This is an optimization exercise on Yosys and OpenROAD, whose aim is small area and a short achievable clock period, not a production implementation. RTL that was checked went through simulation tests only; none was proved equivalent to the original. Not every run is shown, and edits may drop behaviour that the tests do not exercise. Only the layout flow was run in runs 2 to 4; the RTL was not checked for function there.

run_1/met1.png
Drawn at 1.5 px/µm. Supply wires on this layer in gray.
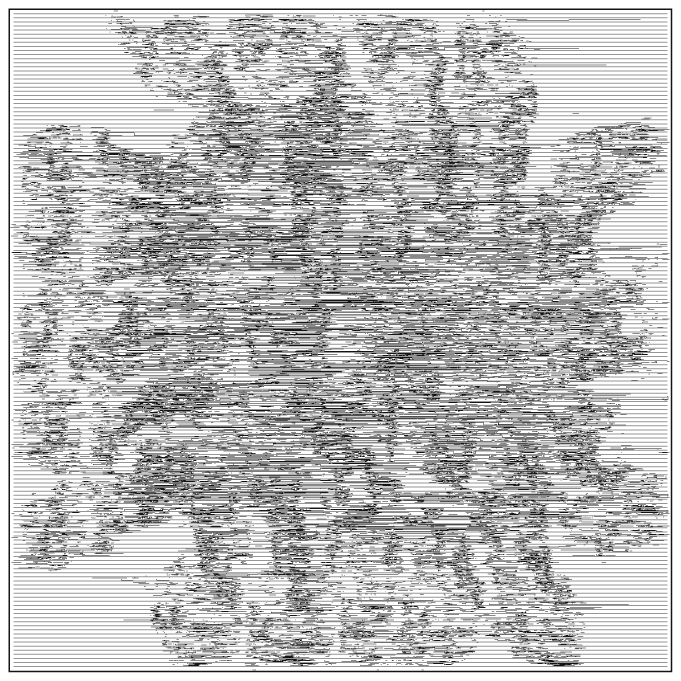
run_1/met2.png
Drawn at 1.5 px/µm. Cells faint in the background.
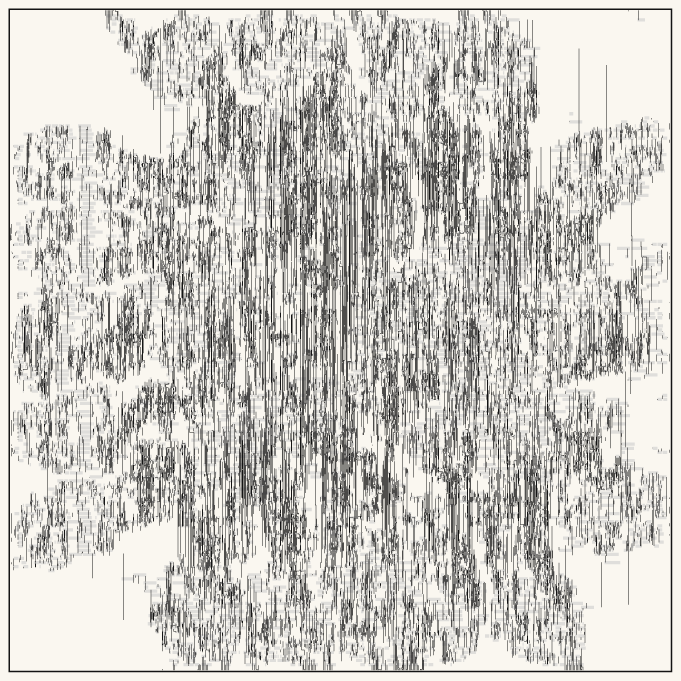
run_1/final_placement.png
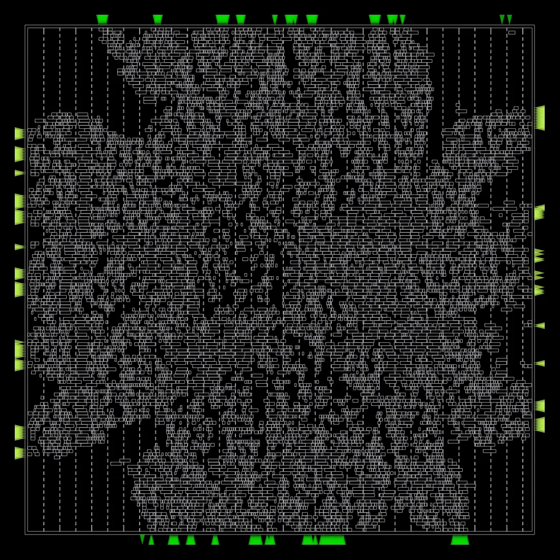
run_1/final_clocks.png
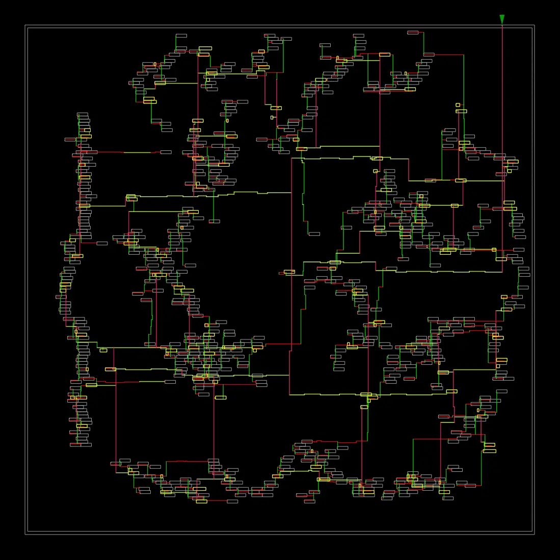
--- flow/run.sh ---
#!/bin/bash
# synth_recipe.tcl (not shown) runs the flow's synth.tcl, then flattens the netlist and writes it again
# the make line also repeats each setting of config.mk as NAME=value (left out here)
make -C /OpenROAD-flow-scripts/flow DESIGN_CONFIG=/design/flow/config.mk WORK_HOME=/design/flow/orfs CLKGATE_MAP_FILE= SYNTH_SCRIPT=/design/flow/synth_recipe.tcl finish
--- flow/config.mk ---
export PLATFORM = sky130hd
export DESIGN_NAME = Float8Mac16_3stage
export DESIGN_NICKNAME = Float8Mac16_3stage
export VERILOG_FILES = /design/flow/design.v
export SDC_FILE = /design/flow/constraint.sdc
export NUM_CORES = 4
export LEC_CHECK = 0
export CAP_MARGIN = 20
export CORE_MARGIN = 2
export CORE_UTILIZATION = 40
export PLACE_DENSITY = 0.6
export SLEW_MARGIN = 20
--- flow/constraint.sdc ---
create_clock -name core_clock -period 44.0 [get_ports {clk}]
set_input_delay 8.8000 -clock core_clock [delete_from_list [all_inputs] [get_ports {clk}]]
set_output_delay 8.8000 -clock core_clock [all_outputs]
set_load 0.01 [all_outputs]
--- flow/design.v ---
module Float8Mac16_3stage #(
    parameter int unsigned N_WAY  = 16,
    parameter int unsigned PADBIT = 10
)(
    input  logic               clk,
    input  logic               rst_n,
    input  logic [8*N_WAY-1:0] din_X,
    input  logic [8*N_WAY-1:0] din_W,
    input  logic               din_valid,
    output logic [15:0]        dout,
    output logic               dout_valid
);
    localparam int unsigned S_BIT       = PADBIT + 9;
    localparam int unsigned F_BIT       = S_BIT + $clog2(N_WAY);
    localparam int unsigned FIRST_BIT   = $clog2(F_BIT);
    localparam int unsigned ROUND_BIT   = (F_BIT-1)-8;
    logic        i_sign[N_WAY-1:0];
    logic [7:0]  i_exp [N_WAY-1:0];
    logic [7:0]  i_man [N_WAY-1:0];
    logic        zero_x[N_WAY-1:0];
    logic        zero_w[N_WAY-1:0];
    logic        sub_normal_flag_X[N_WAY-1:0];
    logic        sub_normal_flag_W[N_WAY-1:0];
    logic [3:0]  first[N_WAY-1:0];
    logic [7:0]  m_exp[N_WAY-1:0];
    logic [7:0]  m_man[N_WAY-1:0];
    logic [7:0]  max;
    logic        f_sign;
    logic [7:0]  f_exp;
    logic [FIRST_BIT-1:0]   f_first;
    logic signed [S_BIT-1:0] s_man [N_WAY-1:0];
    logic signed [F_BIT-1:0] f_man;
    logic         dout_valid_buf;
    logic         i_sign_buf[N_WAY-1:0];
    logic [7:0]  i_exp_buf [N_WAY-1:0];
    logic [7:0]  i_man_buf [N_WAY-1:0];
    logic         zero_x_buf[N_WAY-1:0];
    logic         zero_w_buf[N_WAY-1:0];
    logic signed [S_BIT-1:0] s_man_buf [N_WAY-1:0];
    logic         dout_valid_buf_1;
    logic [7:0]  max_buf;
    logic [15:0] dout_buf;
    genvar K;
    generate 
        for (K = 0; K < N_WAY; K = K + 1) begin : gen_mul
            assign sub_normal_flag_X[K] = (din_X[8*K+6:8*K+3] == 4'd0 & din_X[8*K+2:8*K] != 3'd0) ? 1'b1 : 1'b0;  
            assign sub_normal_flag_W[K] = (din_W[8*K+6:8*K+3] == 4'd0 & din_W[8*K+2:8*K] != 3'd0) ? 1'b1 : 1'b0;  
            assign zero_x[K] = (din_X[8*K+6:8*K] == 7'd0 | din_valid == 1'b0) ? 1'b1 : 1'b0;   
            assign zero_w[K] = (din_W[8*K+6:8*K] == 7'd0 | din_valid == 1'b0) ? 1'b1 : 1'b0;   
            assign i_sign[K] = (din_X[8*K+7] ^ din_W[8*K+7]);
            assign i_exp[K]  = (sub_normal_flag_X[K] | sub_normal_flag_W[K]) ? (sub_normal_flag_X[K] & sub_normal_flag_W[K]) ?
            (din_X[8*K+6:8*K+3] + din_W[8*K+6:8*K+3] - 'd7 + 'd2 + 'd120) :  
            (din_X[8*K+6:8*K+3] + din_W[8*K+6:8*K+3] - 'd7 + 'd1 + 'd120) :  
            (din_X[8*K+6:8*K+3] + din_W[8*K+6:8*K+3] - 'd7 + 'd120);         
            assign i_man[K]  = {|{din_X[8*K+6:8*K+3]},din_X[8*K+2:8*K]} * {|{din_W[8*K+6:8*K+3]},din_W[8*K+2:8*K]};
        end
    endgenerate
    generate
        for (K = 0; K < N_WAY; K = K + 1) begin : gen_first
            always_comb begin
                first[K] = 'd0;
                for (int unsigned i = 0; i < 8; i = i + 1) begin
                    if (i_man_buf[K][i]) begin
                        first[K] = i;
                    end
                end
                if (zero_x_buf[K] | zero_w_buf[K]) begin
                    m_exp[K] = 'd0;
                    m_man[K] = 'd0;
                end
                else begin
                    m_exp[K] = i_exp_buf[K] + first[K] - 'd6;
                    m_man[K] = i_man_buf[K] << ('d7 - first[K]);
                end
            end
        end
    endgenerate
    always_comb begin   
        max = 'd0;
        for (int unsigned i = 0; i < N_WAY; i = i + 1) begin
            if (m_exp[i] > max) begin
                max = m_exp[i];
            end
        end
    end
    generate 
        for (K = 0; K < N_WAY; K = K + 1) begin : gen_s_man
            always_comb begin
                s_man[K] = ({|{m_exp[K]},m_man[K][6:0],{PADBIT{1'b0}}} >> (max - m_exp[K]));
                if (i_sign_buf[K]) begin
                    s_man[K] = -s_man[K];
                end
            end
        end
    endgenerate
    always_comb begin
        f_man   = 'd0;
        f_first = 'd0;
        for (int unsigned i = 0; i < N_WAY; i = i + 1) begin
            f_man = f_man + s_man_buf[i];
        end
        if (f_man < 0) begin
            f_sign = 1'b1;
            f_man  = -f_man;
        end
        else begin
            f_sign = 1'b0;
        end
        for (int unsigned i = 0; i < F_BIT; i = i + 1) begin
            if (f_man[i]) begin
                f_first = i;
            end
        end
        f_man = f_man << ((F_BIT-1) - f_first);
        if (f_man == {F_BIT{1'b0}}) begin
            f_exp = 8'd0;
        end else begin
            f_exp = max_buf + f_first - ((F_BIT-1)-($clog2(N_WAY)+1));
        end
        if (f_man[ROUND_BIT]) begin
            if (|f_man[ROUND_BIT-1:0]) begin
                if (&f_man[ROUND_BIT+7:ROUND_BIT+1]) begin
                    f_man[ROUND_BIT+8:ROUND_BIT+1] = 8'b10000000;  
                    f_exp = f_exp + 1; 
                end
                else begin
                    f_man[ROUND_BIT+8:ROUND_BIT+1] = f_man[ROUND_BIT+8:ROUND_BIT+1] + 1'b1;
                end
            end
            else begin
                if (f_man[ROUND_BIT+1]) begin
                    if (&f_man[ROUND_BIT+7:ROUND_BIT+1]) begin
                        f_man[ROUND_BIT+8:ROUND_BIT+1] = 8'b10000000;
                        f_exp = f_exp + 1;
                    end
                    else begin
                        f_man[ROUND_BIT+8:ROUND_BIT+1] = f_man[ROUND_BIT+8:ROUND_BIT+1] + 1'b1;
                    end
                end
            end
        end
    end
    assign dout_buf = {f_sign, f_exp, f_man[ROUND_BIT+7:ROUND_BIT+1]};
    always_ff @(posedge clk or negedge rst_n) begin 
        if (rst_n == 1'b0) begin
            dout_valid_buf    <= 1'b0;
            for (int unsigned i = 0; i < N_WAY; i = i + 1) begin
                i_sign_buf[i] <= 1'b0;
                i_exp_buf[i]  <= 'd0;
                i_man_buf[i]  <= 'd0;
                zero_x_buf[i] <= 1'b0;
                zero_w_buf[i] <= 1'b0;
            end
        end
        else begin
            dout_valid_buf    <= din_valid;
            for (int unsigned i = 0; i < N_WAY; i = i + 1) begin
                i_sign_buf[i] <= i_sign[i];
                i_exp_buf[i]  <= i_exp[i];
                i_man_buf[i]  <= i_man[i];
                zero_x_buf[i] <= zero_x[i];
                zero_w_buf[i] <= zero_w[i];
            end
        end
    end
    always_ff @(posedge clk or negedge rst_n) begin 
        if (rst_n == 1'b0) begin
            dout_valid_buf_1  <= 1'b0;
            max_buf           <= 'd0;
            for (int unsigned i = 0; i < N_WAY; i = i + 1) begin
                s_man_buf[i]  <= 'd0;
            end
        end
        else begin
            dout_valid_buf_1  <= dout_valid_buf;
            max_buf           <= max;
            for (int unsigned i = 0; i < N_WAY; i = i + 1) begin
                s_man_buf[i]  <= s_man[i];
            end
        end 
    end
    always_ff @(posedge clk or negedge rst_n) begin 
        if (rst_n == 1'b0) begin
            dout_valid <= 1'b0;
            dout       <= 16'd0;
        end
        else begin
            dout_valid <= dout_valid_buf_1;
            dout       <= dout_buf;
        end
    end
endmodule
==> impl_metrics.ini, run 1 <==
[critical_path]
slowest_delay_ns = 0.76
path_max_fanout = 16
crit_required_ns = 44.58
critical_path_class = flop to flop
end_kind = flop
critical_path.most_common_cell = ha_1
startpoint_type = flop
cpMaxStageDelayCell = a21boi_0
cp_num_buf_inv = 3
arrival_ns = 41.58

[global_routing]
grt_max_degree = 149
antenna_found_initial = 3
grt_remaining_overflow = 0
grt_usage = 0.244
grt_pass1_wl_um = 371000

[layout]
top_register = s_man_buf
layout-drive-gt1-share = 0.0462
clockBufferCount = 104
reg_top3 = s_man_buf: 304 flops, i_exp_buf: 128 flops, i_man_buf: 128 flops
num-fill-cells = 18900
largestClassByArea = multi-input gates
clkCellAreaFrac = 0.0325
multiInputGateArea_um2 = 55600
antenna_cells = 2
largest_register_ffs = 304
final_common_cell = inv_1
final_cell_mix = inv_1 (1054), nand2_1 (954), ha_1 (828)
nets = 10900
regArea_um2 = 15900
buffer_area_frac = 0.0375
multi_input_area_share = 0.658
seq_share = 0.188
syn2layout_area_growth_pct = 11.0
fin_area_um2 = 84500

[yosys]
synthDistinctLibCells = 128
ys_ff_latch = 635
synth_top_family_by_area = adder cells
synthMuxAreaShare = 0.0379
synth-simple-area-share = 0.189
synthAdderAreaFrac = 0.238
avgSynthCellArea_um2 = 8.24
ys.flop_type = dfrtp_1
synth_xor_area_frac = 0.0820
netlist_area_um2 = 76200
synth_nets = 10700
yosys_warnings = 18
synth-compound-area-share = 0.181
syn_inst = 9246
synthArstFlopShare = 1.00
synth-seq-area-share = 0.209
synth_edf_count = 0

[cts]
ctsLongestPathBuffers = 3
clk_pin_slew_ns = 0.06
hold_buffers = 0
cts_setup_buffers = 0
cts_tree = yes
root_buffer = clkbuf_16
cts_max_level = 3

[job]
maxCapViolations = 0

[sta]
fin_ws_ns = 3.00
finalCritPeriodShare = 0.932
worst_clock_skew_ns = 0.0394
slew_headroom = 0.165
tns_ns = 0
finalSetupViolCount = 0
layout_min_cycle_time_ns = 41.00
worst_pin_slew_ns = 1.25
whs_ns = 0.347
drv_slew = 0
hold_viol = 0
timing.fmax_ghz = 0.0244

[routing]
dr.pass1.iters = 8
wl_per_cell_um = 20.1
drc = 0
drtIter0Drc = 5521
vias_per_cell = 5.56
ant_nets = 0

[floorplanning]
io_pins = 276
coreArea_um2 = 190000
die_h_um = 440
fp.dieW_um = 440
die_area_um2 = 194000
initial_core_util = 0.401

[placed_design]
port-buffer-count = 275
gp_congestion = 1.00
place_inst = 11900
dpl_cell_area_um2 = 81700
dp_worst_setup_slack_ns = 2.85

[status]
status = timing/DRC/antenna clean

[hold_path]
hold_path_class = flop to flop
## Picture notes: met1.png
wire length on this layer = 110 mm
share of all routed wire = 46%
nets with wire on the layer = 10379
longest straight run = 117 µm
main direction = horizontal

## Picture notes: met2.png
main direction = vertical
share of all routed wire = 44%
longest straight run = 134 µm
wire length on this layer = 107 mm
GR Util met2: 0.387
final WL: 241000 µm
DR vias: 66800

## Picture notes: final_placement.png
tap cells: 2511
Final Non-Filler Cells: 12000
row count: 160
seq_cells: 635
Finished Core Util: 0.445

## Picture notes: final_clocks.png
number of buffers created by CTS: 80
CTS Sinks: 635

## run 1: path summary, 6_finish.rpt
check / from / end / slack [ns] / depth (start not counted)
min: dout_valid_buf$_DFF_PN0_ / dout_valid_buf_1$_DFF_PN0_ / 0.35 / 0
max in group asynchronous: rst_n / i_man_buf[4][0]$_DFF_PN0_ / 33.83 / 3
max: i_man_buf[0][2]$_DFF_PN0_ / s_man_buf[13][15]$_DFF_PN0_ / 3.00 / 167
min reg2reg: dout_valid_buf$_DFF_PN0_ / dout_valid_buf_1$_DFF_PN0_ / 0.35 / 0
min in group asynchronous: rst_n / i_sign_buf[10]$_DFF_PN0_ / 8.08 / 1
max reg2reg: i_man_buf[0][2]$_DFF_PN0_ / s_man_buf[13][15]$_DFF_PN0_ / 3.00 / 167
## run 1: Yosys cell counts (105+ instances only)
| library cell | instances | area [µm²] |
|---|---|---|
| a21oi_1 | 521 | 2610 |
| inv_1 | 1054 | 3960 |
| xor2_1 | 295 | 2580 |
| dfrtp_1 | 635 | 15900 |
| xnor2_1 | 418 | 3660 |
| o21ai_0 | 508 | 2540 |
| nor2_1 | 742 | 2790 |
| a31oi_1 | 105 | 657 |
| a21o_1 | 231 | 1730 |
| ha_1 | 828 | 10400 |
| nor3_1 | 226 | 1130 |
| nand3_1 | 182 | 911 |
| nand2b_1 | 117 | 732 |
| and2_1 | 229 | 1430 |
| nand2_1 | 955 | 3580 |
| mux2i_1 | 173 | 1730 |
| clkbuf_1 | 200 | 751 |
| fa_1 | 387 | 7750 |
## run 1: cell families (layout without fill, tap and decap cells)
group	after synthesis	in the layout
simple gates	2990	2990
buf+inv	1288	1540
compound gates	2132	2132
mux	273	273
xor+xnor	713	713
flops	635	635
other cells	0	2
fa+ha+maj	1215	1215
## run 1: routing by layer
metal | global-route usage | up-vias | share of wire
met5 | 0 | - | 0.000054
met4 | 0.0724 | 2 | 0.032
met3 | 0.0446 | 366 | 0.069
met2 | 0.387 | 1974 | 0.44
met1 | 0.339 | 32200 | 0.46
li1 | - | 32300 | -
run_1/registers.png
Drawn at 1 px/µm. Other sequential cells in the stronger gray, the rest of the logic in the fainter gray.
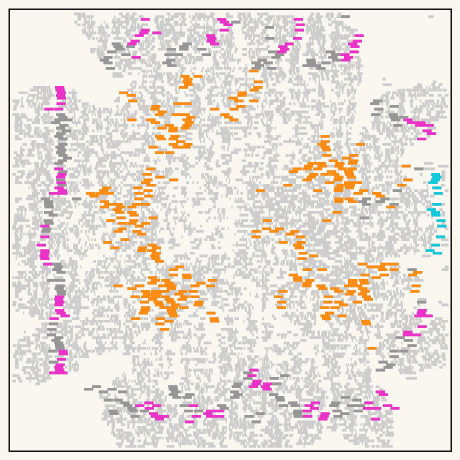

==> run 1 -> run 2 <==
==> flow/design.v (replaced) <==
module Float8Mac16_3stage #(
    parameter int unsigned N_WAY  = 16,
    parameter int unsigned PADBIT = 10
)(
    input  logic               clk,
    input  logic               rst_n,
    input  logic [8*N_WAY-1:0] din_X,
    input  logic [8*N_WAY-1:0] din_W,
    input  logic               din_valid,
    output logic [15:0]        dout,
    output logic               dout_valid
);
    logic [7:0] p   [N_WAY-1:0];    
    logic [4:0] e   [N_WAY-1:0];    
    logic       sg  [N_WAY-1:0];    
    logic [5:0] g   [N_WAY-1:0];    
    genvar K;
    generate
        for (K = 0; K < N_WAY; K = K + 1) begin : gen_lane
            wire [3:0] ex = din_X[8*K+6:8*K+3];
            wire [3:0] ew = din_W[8*K+6:8*K+3];
            wire       hx = |ex;
            wire       hw = |ew;
            assign p[K]  = {hx, din_X[8*K+2:8*K]} * {hw, din_W[8*K+2:8*K]};
            assign e[K]  = {1'b0, ex[3:1], ex[0] | ~hx} + {1'b0, ew[3:1], ew[0] | ~hw};
            assign sg[K] = din_X[8*K+7] ^ din_W[8*K+7];
        end
    endgenerate
    logic [7:0] p_r  [N_WAY-1:0];
    logic [4:0] e_r  [N_WAY-1:0];
    logic       sg_r [N_WAY-1:0];
    logic       v1;
    always_ff @(posedge clk) begin
        for (int i = 0; i < N_WAY; i = i + 1) begin
            p_r[i]  <= p[i];
            e_r[i]  <= e[i];
            sg_r[i] <= sg[i];
        end
    end
    always_ff @(posedge clk or negedge rst_n) begin
        if (!rst_n) v1 <= 1'b0;
        else        v1 <= din_valid;
    end
    generate
        for (K = 0; K < N_WAY; K = K + 1) begin : gen_g
            always_comb begin
                logic [2:0] f;
                f = 3'd0;
                for (int i = 0; i < 8; i = i + 1)
                    if (p_r[K][i]) f = i[2:0];
                g[K] = (|p_r[K]) ? ({1'b0, e_r[K]} + {3'b0, f}) : 6'd0;
            end
        end
    endgenerate
    logic [5:0] mt [2*N_WAY-2:0];
    generate
        for (K = 0; K < N_WAY; K = K + 1) begin : gen_mleaf
            assign mt[N_WAY-1+K] = g[K];
        end
        for (K = N_WAY-2; K >= 0; K = K - 1) begin : gen_mnode
            assign mt[K] = (mt[2*K+1] > mt[2*K+2]) ? mt[2*K+1] : mt[2*K+2];
        end
    endgenerate
    logic [5:0] mx;
    assign mx = mt[0];
    logic [17:0] a  [N_WAY-1:0];
    logic [18:0] r  [N_WAY-1:0];
    logic [4:0]  nneg;
    logic [22:0] sum;
    always_comb begin
        for (int i = 0; i < N_WAY; i = i + 1) begin
            logic [6:0]  t;
            logic [31:0] sh;
            t = {2'b0, e_r[i]} + 7'd24 - {1'b0, mx};
            sh = {24'd0, p_r[i]} << t[4:0];
            a[i] = t[6] ? 18'd0 : sh[24:7];
            r[i] = {~sg_r[i], a[i] ^ {18{sg_r[i]}}};
        end
    end
    assign sum = r[0] + r[1] + r[2] + r[3] + r[4] + r[5] + r[6] + r[7]
               + r[8] + r[9] + r[10] + r[11] + r[12] + r[13] + r[14] + r[15]
               + sg_r[0] + sg_r[1] + sg_r[2] + sg_r[3] + sg_r[4] + sg_r[5] + sg_r[6] + sg_r[7]
               + sg_r[8] + sg_r[9] + sg_r[10] + sg_r[11] + sg_r[12] + sg_r[13] + sg_r[14] + sg_r[15]
               + 23'h400000;
    logic [22:0] sum_r;
    logic [5:0]  mx_r;
    logic        v2;
    always_ff @(posedge clk) begin
        sum_r <= sum;
        mx_r  <= mx;
    end
    always_ff @(posedge clk or negedge rst_n) begin
        if (!rst_n) v2 <= 1'b0;
        else        v2 <= v1;
    end
    logic        f_sign;
    logic [21:0] mag;
    logic [4:0]  lead;
    logic [21:0] nrm;
    logic [14:0] em;
    logic        rnd;
    always_comb begin
        f_sign = sum_r[22];
        mag    = f_sign ? -sum_r[21:0] : sum_r[21:0];
        lead   = 5'd0;
        for (int i = 0; i < 22; i = i + 1)
            if (mag[i]) lead = i[4:0];
        nrm = mag << (5'd21 - lead);
        rnd = nrm[13] & ((|nrm[12:0]) | nrm[14]);
        em  = {({2'b0, mx_r} + 8'd90 + {3'b0, lead}), nrm[20:14]} + {14'd0, rnd};
        dout = (|mag) ? {f_sign, em} : 16'd0;
    end
    assign dout_valid = v2;
endmodule
run_2/registers.png
Drawn at 1 px/µm. Other sequential cells in the stronger gray, the rest of the logic in the fainter gray.
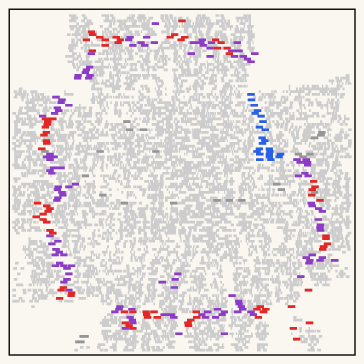
purple -> p_r  # placed flops 128, where spread over the die
red -> e_r  # placed flops 80, where spread over the die
blue -> sum_r  # placed flops 23, where east
not colored = 24
fraction of area in registers: 0.0991
register area: 5110 µm²
Finished Core Util: 0.451

run_2/final_placement.png
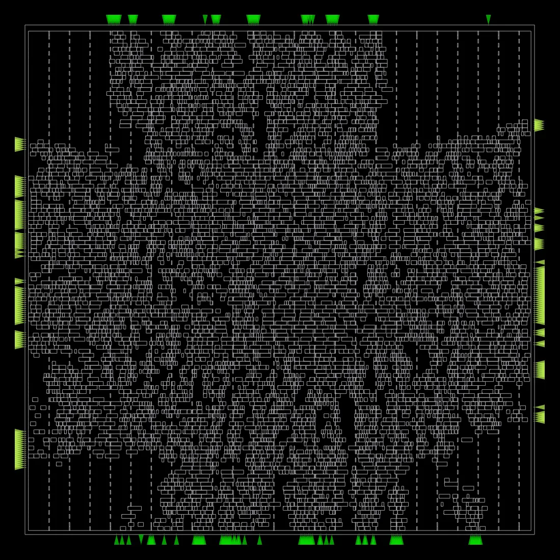
tap cells: 1512
Final Non-Filler Cells: 7472
Filler cells: 11500
seq_cells: 255

run_2/final_clocks.png
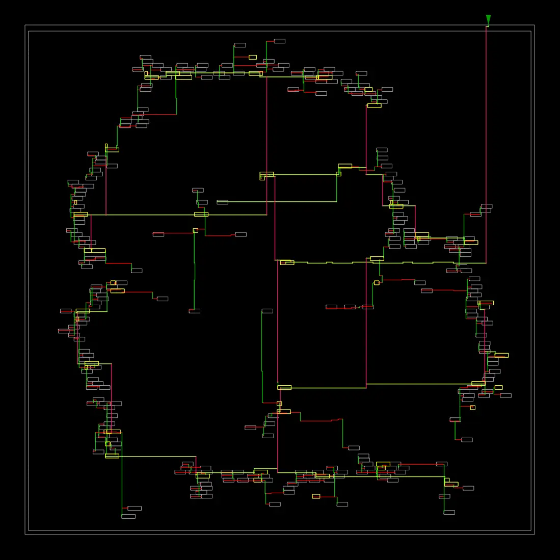
clock buffers: 43
clock skew: 0.0335 ns

run_2/met2.png
Drawn at 2 px/µm. Cells faint in the background.
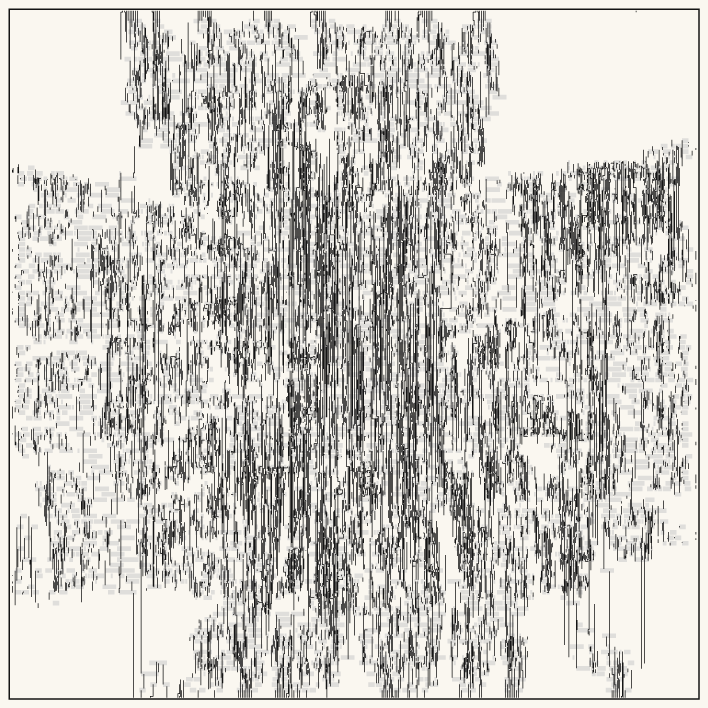
main direction = vertical
nets with wire on the layer = 5965
share of all routed wire = 45%

==> impl_metrics.ini, run 2 <==
[status]
status = timing/DRC/antenna clean

[global_routing]
grt_max_degree = 35
grt_remaining_overflow = 0

[placed_design]
dpl_cell_area_um2 = 50500
dp_worst_setup_slack_ns = 24.81
place_inst = 7414
port-buffer-count = 275
gp_congestion = 0.961

[routing]
wl_per_cell_um = 16.9
drc = 0
vias_per_cell = 5.22
dr.pass1.iters = 6
wirelength_um = 126000
drtIter0Drc = 2437

[sta]
finalCritPeriodShare = 0.441
hold_viol = 0
tns_ns = 0
layout_min_cycle_time_ns = 19.41
drv_slew = 0
slew_headroom = 0.201
worst_pin_slew_ns = 1.20

[yosys]
synth-seq-area-share = 0.111
synth_edf_count = 0
avgSynthCellArea_um2 = 8.03
yosys_warnings = 11
yosys-top-cells-count = inv_1 (779), ha_1 (584), nor2_1 (514)
netlist_top_cells_area = fa_1 (17%), ha_1 (16%), dfxtp_1 (11%)
yosys.area.top_type = fa_1
netlist_area_um2 = 46300
ys.flop_type = dfxtp_1
ys_ff_latch = 255
synth_top_area_frac = 0.168
synthArstFlopShare = 0.00784
syn_inst = 5760
synth_nets = 6992

[critical_path]
startpoint_type = flop
crit_start = p_r[9][1]$_DFF_P_
path_max_fanout = 29
reg2reg_depth = 81
critPathCapture = sum_r[20]$_DFF_P_
r2r_start = p_r[9][1]$_DFF_P_
critical_path_class = flop to flop
slowest_delay_ns = 0.82

[cts]
clk_pin_slew_ns = 0.07
numCtsBuffers = 31
hold_buffers = 0
root_buffer = clkbuf_16
cts.sinks = 255
ctsLongestPathBuffers = 3

[layout]
final_cell_mix = inv_1 (779), ha_1 (584), nor2_1 (514)
top_register = p_r
largest_register_ffs = 128
layout-drive-gt1-share = 0.0354
antenna_cells = 0
syn2layout_area_growth_pct = 11.5
nets = 7167

[floorplanning]
die_area_um2 = 118000
fp.dieW_um = 344
io_pins = 276
initial_core_util = 0.404
coreArea_um2 = 115000
fp-row-count = 124

[job]
maxCapViolations = 0

[hold_path]
hp-start = v1$_DFF_PN0_
## run 2: cell types whose count changed in the layout (fill, tap and decap cells not counted), moves of 54 or more
cell	change
o211ai_1	-54
nand3_1	-103
xor2_1	-115
inv_1	-275
nor2_1	-228
a31oi_1	-62
nand2_1	-560
nor3_1	-79
o21ai_0	-294
dfrtp_1	-633
ha_1	-244
a21o_1	-135
dfxtp_1	+253
a21oi_1	-191
## run 2: area by class of cell
cell class,count,area (µm²),share of cell area
well taps,1512,1890,0.0367
clock inverters,15,134,0.00259
multi-input cells,4559,37700,0.730
clock buffers,43,891,0.0173
inverters,788,2960,0.0573
repair buffers,300,2940,0.0570
flip-flops and latches,255,5110,0.0991
## run 2: how the worst min path moves through the flow
stage / cells past startpoint / to / slack (ns)
2_1_floorplan: 0 / v2$_DFF_PN0_ / 0.33
3_3_place_gp: 0 / v2$_DFF_PN0_ / 0.34
3_5_place_dp: 0 / v2$_DFF_PN0_ / 0.35
4_1_cts: 0 / v2$_DFF_PN0_ / 0.36
5_1_grt: 0 / v2$_DFF_PN0_ / 0.37
6_report: 0 / v2$_DFF_PN0_ / 0.35
## run 2: metal layers
metal,wire (µm),part of all wire,track usage
met5,0,0,0
met4,3000,0.024,0.0505
met3,7380,0.058,0.0337
met2,56900,0.45,0.347
met1,59100,0.47,0.291
## run 2: kinds of logic (layout without fill, tap and decap cells)
logic type      after synthesis  in the layout  share of synthesized area
fa+ha+maj                   976            976                      0.327
simple gates               1752           1752                      0.185
flops                       255            255                      0.111
mux                         214            214                     0.0501
compound gates             1043           1043                      0.142
xor+xnor                    574            574                      0.109
buf+inv                     946           1146                     0.0772
run_2/gate_families.png
Drawn at 1.5 px/µm.
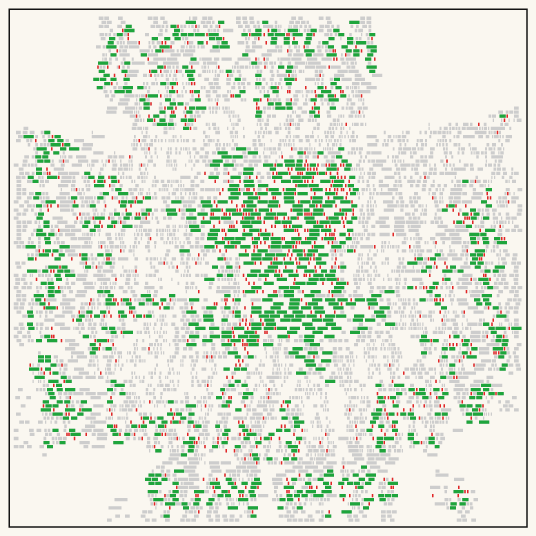

==> run 3: too many edits to list; what changed since run 2 <==
flow/design.v: 114 -> 1318 lines; modules unchanged: 0
  Float8Mac16_3stage: edited, 114 -> 1318 lines
run_3/gate_families.png
Drawn at 1.5 px/µm.
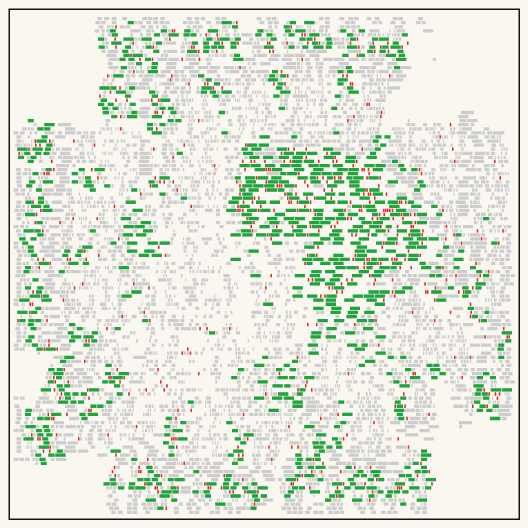
green -> adder and majority cells  # cells 836, most used ha_1, where spread over the die
red -> inverters  # cells 530, most used inv_1, where spread over the die

run_3/final_clocks.png
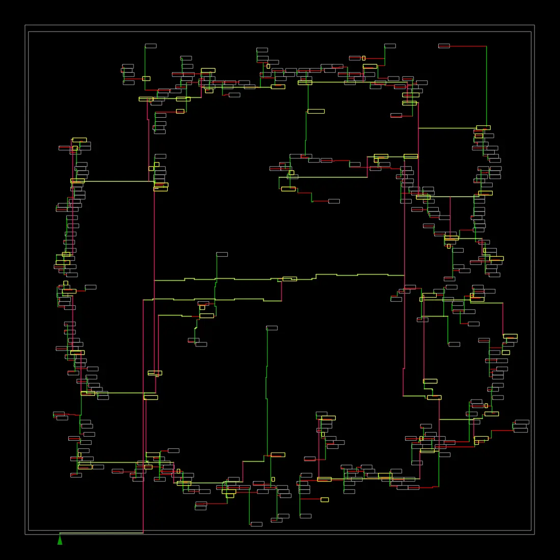
number of buffers created by CTS: 41
clock buffers: 53

==> impl_metrics.ini, run 3 <==
[routing]
ant_nets = 0
drc = 0
wl_per_cell_um = 22.7
vias = 39500
vias_per_cell = 5.54
drtIter0Drc = 3299
wirelength_um = 161000
dr.pass1.iters = 6

[placed_design]
dp_worst_setup_slack_ns = 28.53
dpl_cell_area_um2 = 49200
dp_hpwl_um = 138000
gp_congestion = 1.11
port-buffer-count = 275
place_inst = 7047

[yosys]
synthMuxAreaShare = 0.0540
yosys.area.top_type = fa_1
ys_ff_latch = 312
synth_top_area_frac = 0.173
avgSynthCellArea_um2 = 8.31
synth-compound-area-share = 0.135
synthArstFlopShare = 0.00962
yosys-top-cells-count = inv_1 (513), nand2_1 (472), ha_1 (447)
synth_xor_area_frac = 0.112
netlist_area_um2 = 44900
netlist_top_cells_area = fa_1 (17%), dfxtp_1 (14%), ha_1 (12%)
syn_inst = 5403
synthAdderAreaFrac = 0.298
synth_nets = 6497
synthDistinctLibCells = 100
yosys_warnings = 8
synth-seq-area-share = 0.140
synth-simple-area-share = 0.202
synth_most_common_cell = inv_1
synth_edf_count = 0
ys.flop_type = dfxtp_1
synth_top_family_by_area = adder cells

[cts]
cts_tree = yes
clk_latency_ns = 0.63
cts.sinks = 312
cts_setup_buffers = 0
ctsResizeCount = 0
clk_pin_slew_ns = 0.06
root_buffer = clkbuf_16
hold_buffers = 0
ctsLongestPathBuffers = 3
cts_max_level = 2

[critical_path]
path_max_fanout = 31
slowest_delay_ns = 0.79
critical_path_class = flop to flop
cp_num_buf_inv = 5
critical_path.most_common_cell = fa_1
crit_required_ns = 44.50
rrSetupSlack_ns = 27.90
critPathTopFamily = simple AND/OR/NAND/NOR gates
cpMaxStageDelayCell = nor3_2
arrival_ns = 16.59
end_kind = flop
startpoint_type = flop

[sta]
finalSetupViolCount = 0
hold_viol = 0
worst_clock_skew_ns = 0.0360
rsz0062_at_grt = no
fin_ws_ns = 27.90
timing.fmax_ghz = 0.0621
worst_pin_slew_ns = 1.12
finalCritPeriodShare = 0.366
slew_headroom = 0.245
layout_min_cycle_time_ns = 16.10
drv_slew = 0
tns_ns = 0

[global_routing]
grt_max_degree = 40
use_met1 = 0.344
grt_usage = 0.275
grt-busiest-layer = met2
grt_remaining_overflow = 0
use_met2 = 0.450
grt_pass1_wl_um = 240000
use_met3 = 0.0536
antenna_found_initial = 5
first_global_vias = 38900

[layout]
final_cell_mix = inv_1 (513), nand2_1 (470), ha_1 (447)
final_common_cell = inv_1
fin_cells = 7126
fin_area_um2 = 50600
syn2layout_area_growth_pct = 12.7
largest_register_ffs = 128
top_register = pb
layout-drive-gt1-share = 0.0454
reg_top3 = pb: 128 flops, eb: 80 flops, vb: 23 flops
nets = 6696

[floorplanning]
die_area_um2 = 115000
die_h_um = 339
fp.dieW_um = 339
io_pins = 276
coreArea_um2 = 111000
initial_core_util = 0.404
fp-row-count = 122

[job]
maxCapViolations = 0

[hold_path]
hold_path_class = flop to flop

[status]
status = timing/DRC/antenna clean
run_3/met1.png
Drawn at 2 px/µm. Supply wires on this layer in gray.
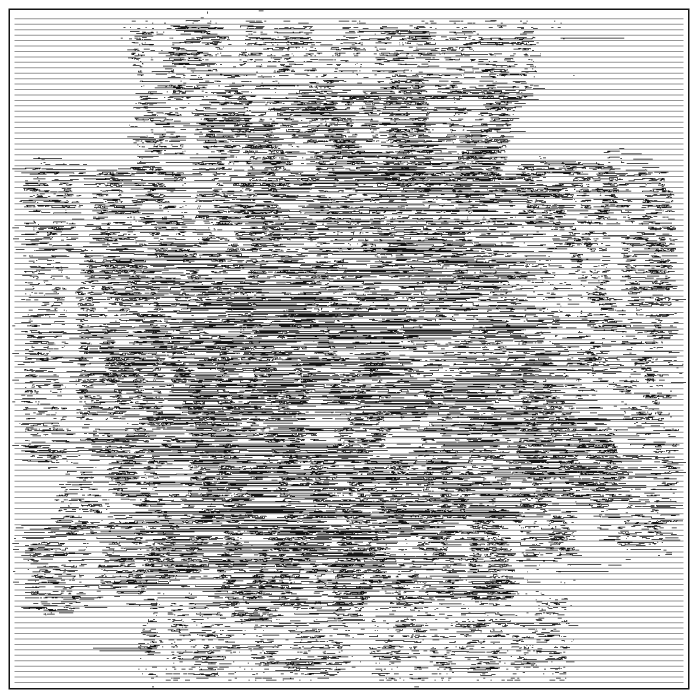
nets with wire on the layer = 6348
main direction = horizontal
share of all routed wire = 41%

run_3/met2.png
Drawn at 2 px/µm. Cells faint in the background.
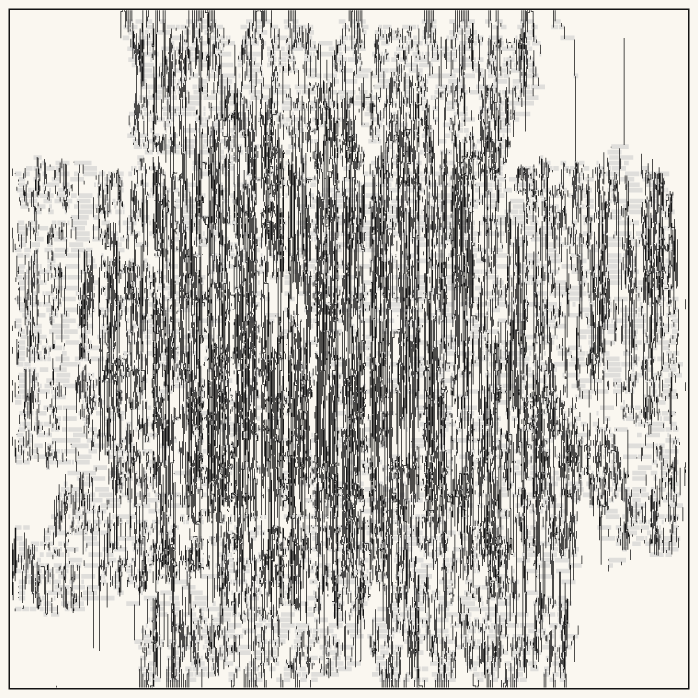
share of all routed wire = 46%
nets with wire on the layer = 5693
wire length on this layer = 73.5 mm
longest straight run = 85.0 µm
main direction = vertical

## run 3: changes by cell type after synthesis, moves of 50 or more
cell     before  now
dfxtp_1     253  309
ha_1        584  447
inv_1       779  513
nand2_1     394  472
nand3_1      79  149
nor2_1      514  446
nor3_1      145   95
## run 3: cell type report
type	count	area [µm²]
Fill cell	11000	60400
Multi-Input combinational cell	4400	36000
Sequential cell	312	6260
Timing Repair Buffer	317	3070
Inverter	530	1990
Tap cell	1488	1860
Clock buffer	53	1200
Clock inverter	21	181
Antenna cell	5	12.5
## run 3: per-layer routing
metal  share of wire  vias up
met1            0.41    18900
met3           0.080      368
met4           0.054        4
met5        0.000099        -
li1                -    18800
met2            0.46     1434
## run 3: metrics by stage
step / hold slack, ns / util
3_5_place_dp: 0.312 / 0.443
4_1_cts: 0.325 / 0.456
6_report: 0.324 / 0.456
5_1_grt: 0.329 / 0.456
3_3_place_gp: 0.313 / 0.443
2_1_floorplan: 0.310 / -
## run 3: path summary, 6_finish.rpt
kind,startpoint,end,cells past startpoint
worst max-delay path,pb[1][6]$_DFF_P_,ub[1]$_DFF_P_,42
worst min-delay path,mb[0]$_DFF_P_,mc[0]$_DFF_P_,0
worst max register to register,pb[1][6]$_DFF_P_,ub[1]$_DFF_P_,42
worst min register to register,mb[0]$_DFF_P_,mc[0]$_DFF_P_,0
max in group asynchronous,rst_n,vld[0]$_DFF_PN0_,1
min in group asynchronous,rst_n,vld[1]$_DFF_PN0_,1
## run 3: logic make-up after synthesis
kind of cell / Yosys count
xor+xnor: 574
compound gates: 957
flops: 312
mux: 232
buf+inv: 691
fa+ha+maj: 836
simple gates: 1801
run_3/final_placement.png
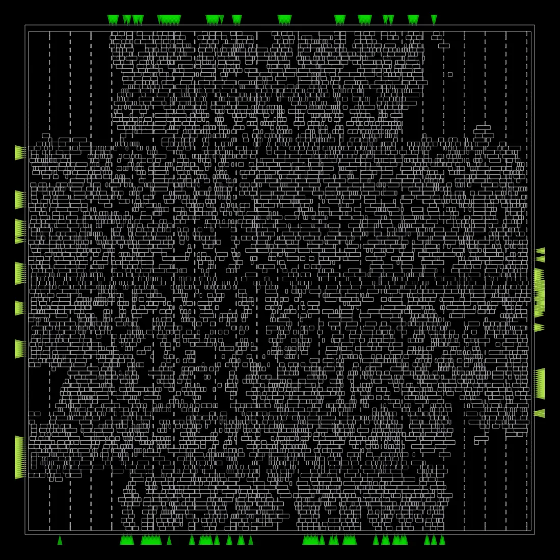

--- run 4: outline of the changes from run 3 ---
flow/design.v: 1318 -> 1232 lines; modules unchanged: 0
  Float8Mac16_3stage: edited, 1318 -> 1232 lines
run_4/final_placement.png
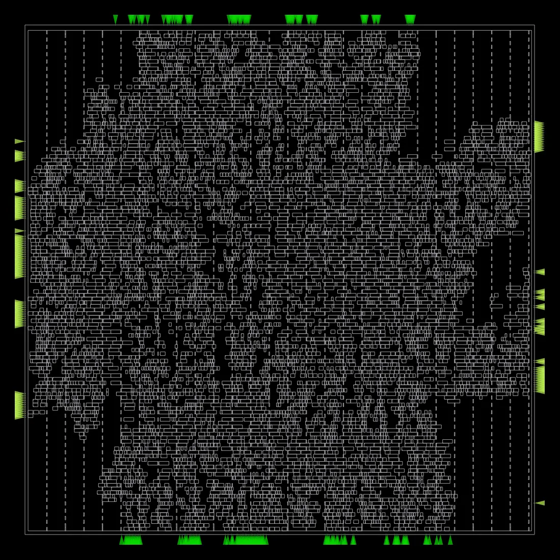
row count: 137
Final Non-Filler Cells: 8844
Core ar.: 140000 µm²

run_4/met2.png
Drawn at 2 px/µm. Cells faint in the background.
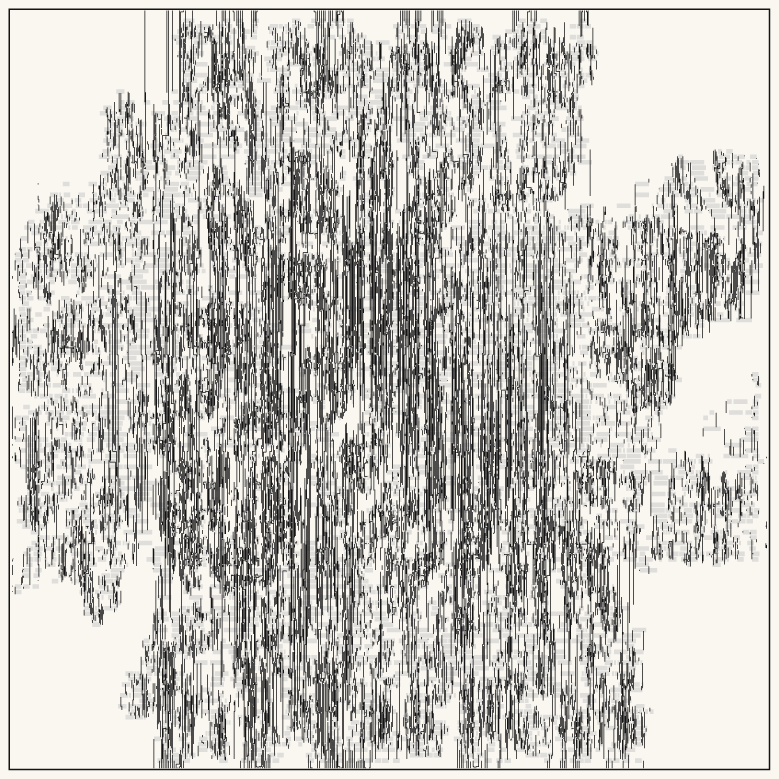
longest straight run = 114 µm
wire length on this layer = 82.1 mm
share of all routed wire = 46%
main direction = vertical
nets with wire on the layer = 6957

==> impl_metrics.ini, run 4 <==
[layout]
reg_top3 = pb: 128 flops, gb: 96 flops, tr_b: 84 flops
num-fill-cells = 13800
top_register = pb
final_common_cell = inv_1
syn2layout_area_growth_pct = 10.8
nets = 8282
final_cell_mix = inv_1 (764), ha_1 (638), nand2_1 (553)
layout-drive-gt1-share = 0.0365
largest_register_ffs = 128

[yosys]
ys.flop_type = dfxtp_1
synthMuxAreaShare = 0.0388
synth_xor_area_frac = 0.101
yosys_warnings = 8
ys_ff_latch = 432
syn_inst = 6829
synthAdderAreaFrac = 0.304
synthArstFlopShare = 0.00694
synth-compound-area-share = 0.141
synthDistinctLibCells = 108
synth_edf_count = 0
synth_nets = 8183
synth_top_area_frac = 0.162
synth_most_common_cell = inv_1
synth-seq-area-share = 0.154
yosys.area.top_type = fa_1
yosys-top-cells-count = inv_1 (764), ha_1 (638), nand2_1 (553)
netlist_top_cells_area = fa_1 (16%), dfxtp_1 (15%), ha_1 (14%)
synth_top_family_by_area = adder cells
netlist_area_um2 = 56400
synth-simple-area-share = 0.191
avgSynthCellArea_um2 = 8.25

[sta]
worst_clock_skew_ns = 0.0342
tns_ns = 0
rsz0062_at_grt = no
finalCritPeriodShare = 0.311
timing.fmax_ghz = 0.0730
slew_headroom = 0.284
worst_pin_slew_ns = 1.07
drv_slew = 0
hold_viol = 0
finalSetupViolCount = 0
layout_min_cycle_time_ns = 13.71

[floorplanning]
fp.dieW_um = 379
die_h_um = 379
die_area_um2 = 144000
initial_core_util = 0.403
io_pins = 276

[placed_design]
dp_hpwl_um = 150000
port-buffer-count = 275
gp_congestion = 1.02
place_inst = 8749

[global_routing]
grt_max_degree = 96
grt_usage = 0.243
antenna_found_initial = 7
grt_pass1_wl_um = 272000
grt_remaining_overflow = 0
first_global_vias = 46900

[critical_path]
reg2reg_depth = 36
crit_required_ns = 44.51
critPathTopFamily = adder cells
end_kind = flop
crit_cells = 23
critical_path_class = input port to flop
cpMaxStageDelayCell = or3b_1
slowest_delay_ns = 0.56
arrival_ns = 14.22
path_max_fanout = 14
critical_path.most_common_cell = fa_1
startpoint_type = input port
rrSetupSlack_ns = 31.72
cp_num_buf_inv = 3
r2r_start = gb[13][5]$_SDFF_PN0_
crit_start = din_X[68]
reg2reg_to = tr_b[60]$_DFF_P_
critPathCapture = gb[8][4]$_SDFF_PN0_
path_cells = clkdlybuf4s50_1, inv_1, ha_1, or3b_1, o21ai_0, nand2_1, fa_1, fa_1, inv_1, ha_1, and4_1, o21ai_0, nand2b_1, a21oi_1, nor2_1, nor2_1, xnor2_1, fa_1, fa_1, a21o_1, a21oi_1, xor2_1, nor2_1

[routing]
dr.pass1.iters = 6
vias_per_cell = 5.38
wl_per_cell_um = 20.1
drc = 0
wirelength_um = 177000
ant_nets = 0
drtIter0Drc = 3275

[cts]
ctsResizeCount = 0
root_buffer = clkbuf_16
cts_max_level = 2
hold_buffers = 0
numCtsBuffers = 52
clk_pin_slew_ns = 0.06
cts_setup_buffers = 0
cts_tree = yes
ctsLongestPathBuffers = 3

[hold_path]
hold_path_class = flop to flop

[status]
status = timing/DRC/antenna clean

[job]
maxCapViolations = 0
run_4/met1.png
Drawn at 2 px/µm. Supply wires on this layer in gray.
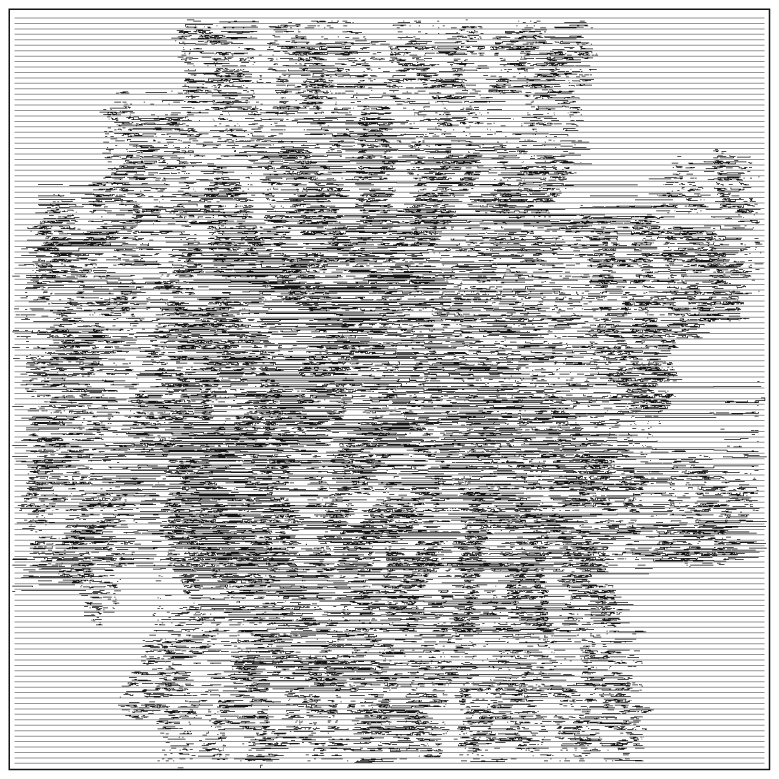
longest straight run = 98.9 µm
wire length on this layer = 78.7 mm
share of all routed wire = 44%
main direction = horizontal
nets with wire on the layer = 7808
DR vias: 47600
met1 GRT Util: 0.318

run_4/final_clocks.png
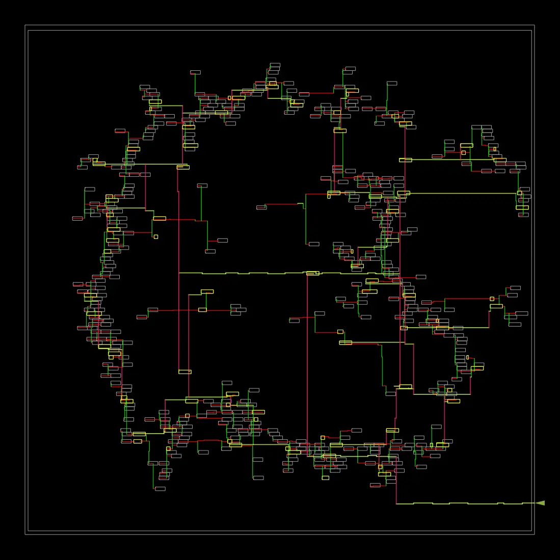
Worst-Skew Late Latency: 0.65 ns
CTS Sinks: 432

-- run 4: logic make-up (layout without fill, tap and decap cells) --
group | Yosys count | in the layout
AND/OR/NAND/NOR | 2156 | 2156
AO/OA/AOI/OAI | 1254 | 1254
adder cells (fa/ha/maj) | 1095 | 1095
buffers and inverters | 1035 | 1173
XOR/XNOR | 648 | 648
flip-flops | 432 | 432
multiplexers | 209 | 209
other | 0 | 1
-- run 4: how the worst min path moves through the flow --
| stage | startpoint | end | slack (ns) | cells past startpoint |
|---|---|---|---|---|
| 2_1_floorplan | vld[0]$_DFF_PN0_ | vld[1]$_DFF_PN0_ | 0.33 | 0 |
| 3_3_place_gp | vld[1]$_DFF_PN0_ | vld[2]$_DFF_PN0_ | 0.34 | 0 |
| 3_5_place_dp | vld[0]$_DFF_PN0_ | vld[1]$_DFF_PN0_ | 0.35 | 0 |
| 4_1_cts | vld[0]$_DFF_PN0_ | vld[1]$_DFF_PN0_ | 0.36 | 0 |
| 5_1_grt | vld[1]$_DFF_PN0_ | vld[2]$_DFF_PN0_ | 0.36 | 0 |
| 6_report | vld[1]$_DFF_PN0_ | vld[2]$_DFF_PN0_ | 0.36 | 0 |
-- run 4: area by class of cell --
type / count / area [µm²] / share of cell area
clock inverter: 27 / 294 / 0.00471
antenna: 1 / 2.50 / 0.0000401
sequential: 432 / 8660 / 0.139
tap: 1876 / 2350 / 0.0376
clock buffer: 66 / 1460 / 0.0233
inverter: 773 / 2900 / 0.0465
timing repair buffer: 307 / 3000 / 0.0480
multi-input combinational: 5362 / 43800 / 0.701
-- run 4: metrics by stage --
stage,instance area (µm²),worst slack (ns),utilization,hold slack (ns)
2_1_floorplan,56400,30.44,-,0.331
3_3_place_gp,60600,29.71,0.434,0.336
3_5_place_dp,60600,29.61,0.434,0.347
4_1_cts,62400,30.31,0.447,0.361
5_1_grt,62400,29.82,0.447,0.364
6_report,62400,30.29,0.447,0.356
-- run 4: routing by layer --
metal  vias up  global-route usage  wire, µm
met4         6               0.100      7860
met5         -                   0        36
met3       260              0.0269      8760
met1     22800               0.318     78700
li1      23300                   -         -
met2      1239               0.408     82100

==> re-timing with driven ports <==
No port has a modelled driver above. Below, the same layouts with a new extraction and two added sets of constraints. Step 1 sets driving cells, clkbuf_16 on the clock port and buf_2 on the other inputs (assumed; they add their load-dependent delay and slew). Step 2 moves the port delays by t, midway between the first and last clock arrival at a register: inputs arrive t later, outputs are due t later. That takes back most of the time a late clock gives input paths. Slacks: ideal ports / drivers / drivers and shift; pairs: ideal ports / drivers.
| run | t (ns) | setup slack, ns | hold slack, ns | worst slew at a driven data input, ns | cell pins on the clock port's net |
|---|---|---|---|---|---|
| run 1 | 0.811 | 3.002 / 3.002 / 3.002 | 0.347 / 0.347 / 0.347 | 0.05 | 1 |
| run 2 | 0.699 | 24.590 / 24.590 / 24.590 | 0.354 / 0.354 / 0.354 | 0.05 | 1 |
| run 3 | 0.690 | 27.902 / 27.902 / 27.902 | 0.324 / 0.324 / 0.324 | 0.05 | 1 |
| run 4 | 0.720 | 30.294 / 30.353 / 29.634 | 0.356 / 0.356 / 0.356 | 0.07 | 1 |
After both steps setup and hold are still met in every run listed. The setup slack of run 4, which loses most, moves by +0.059 ns with the drivers and by -0.660 ns with both steps.
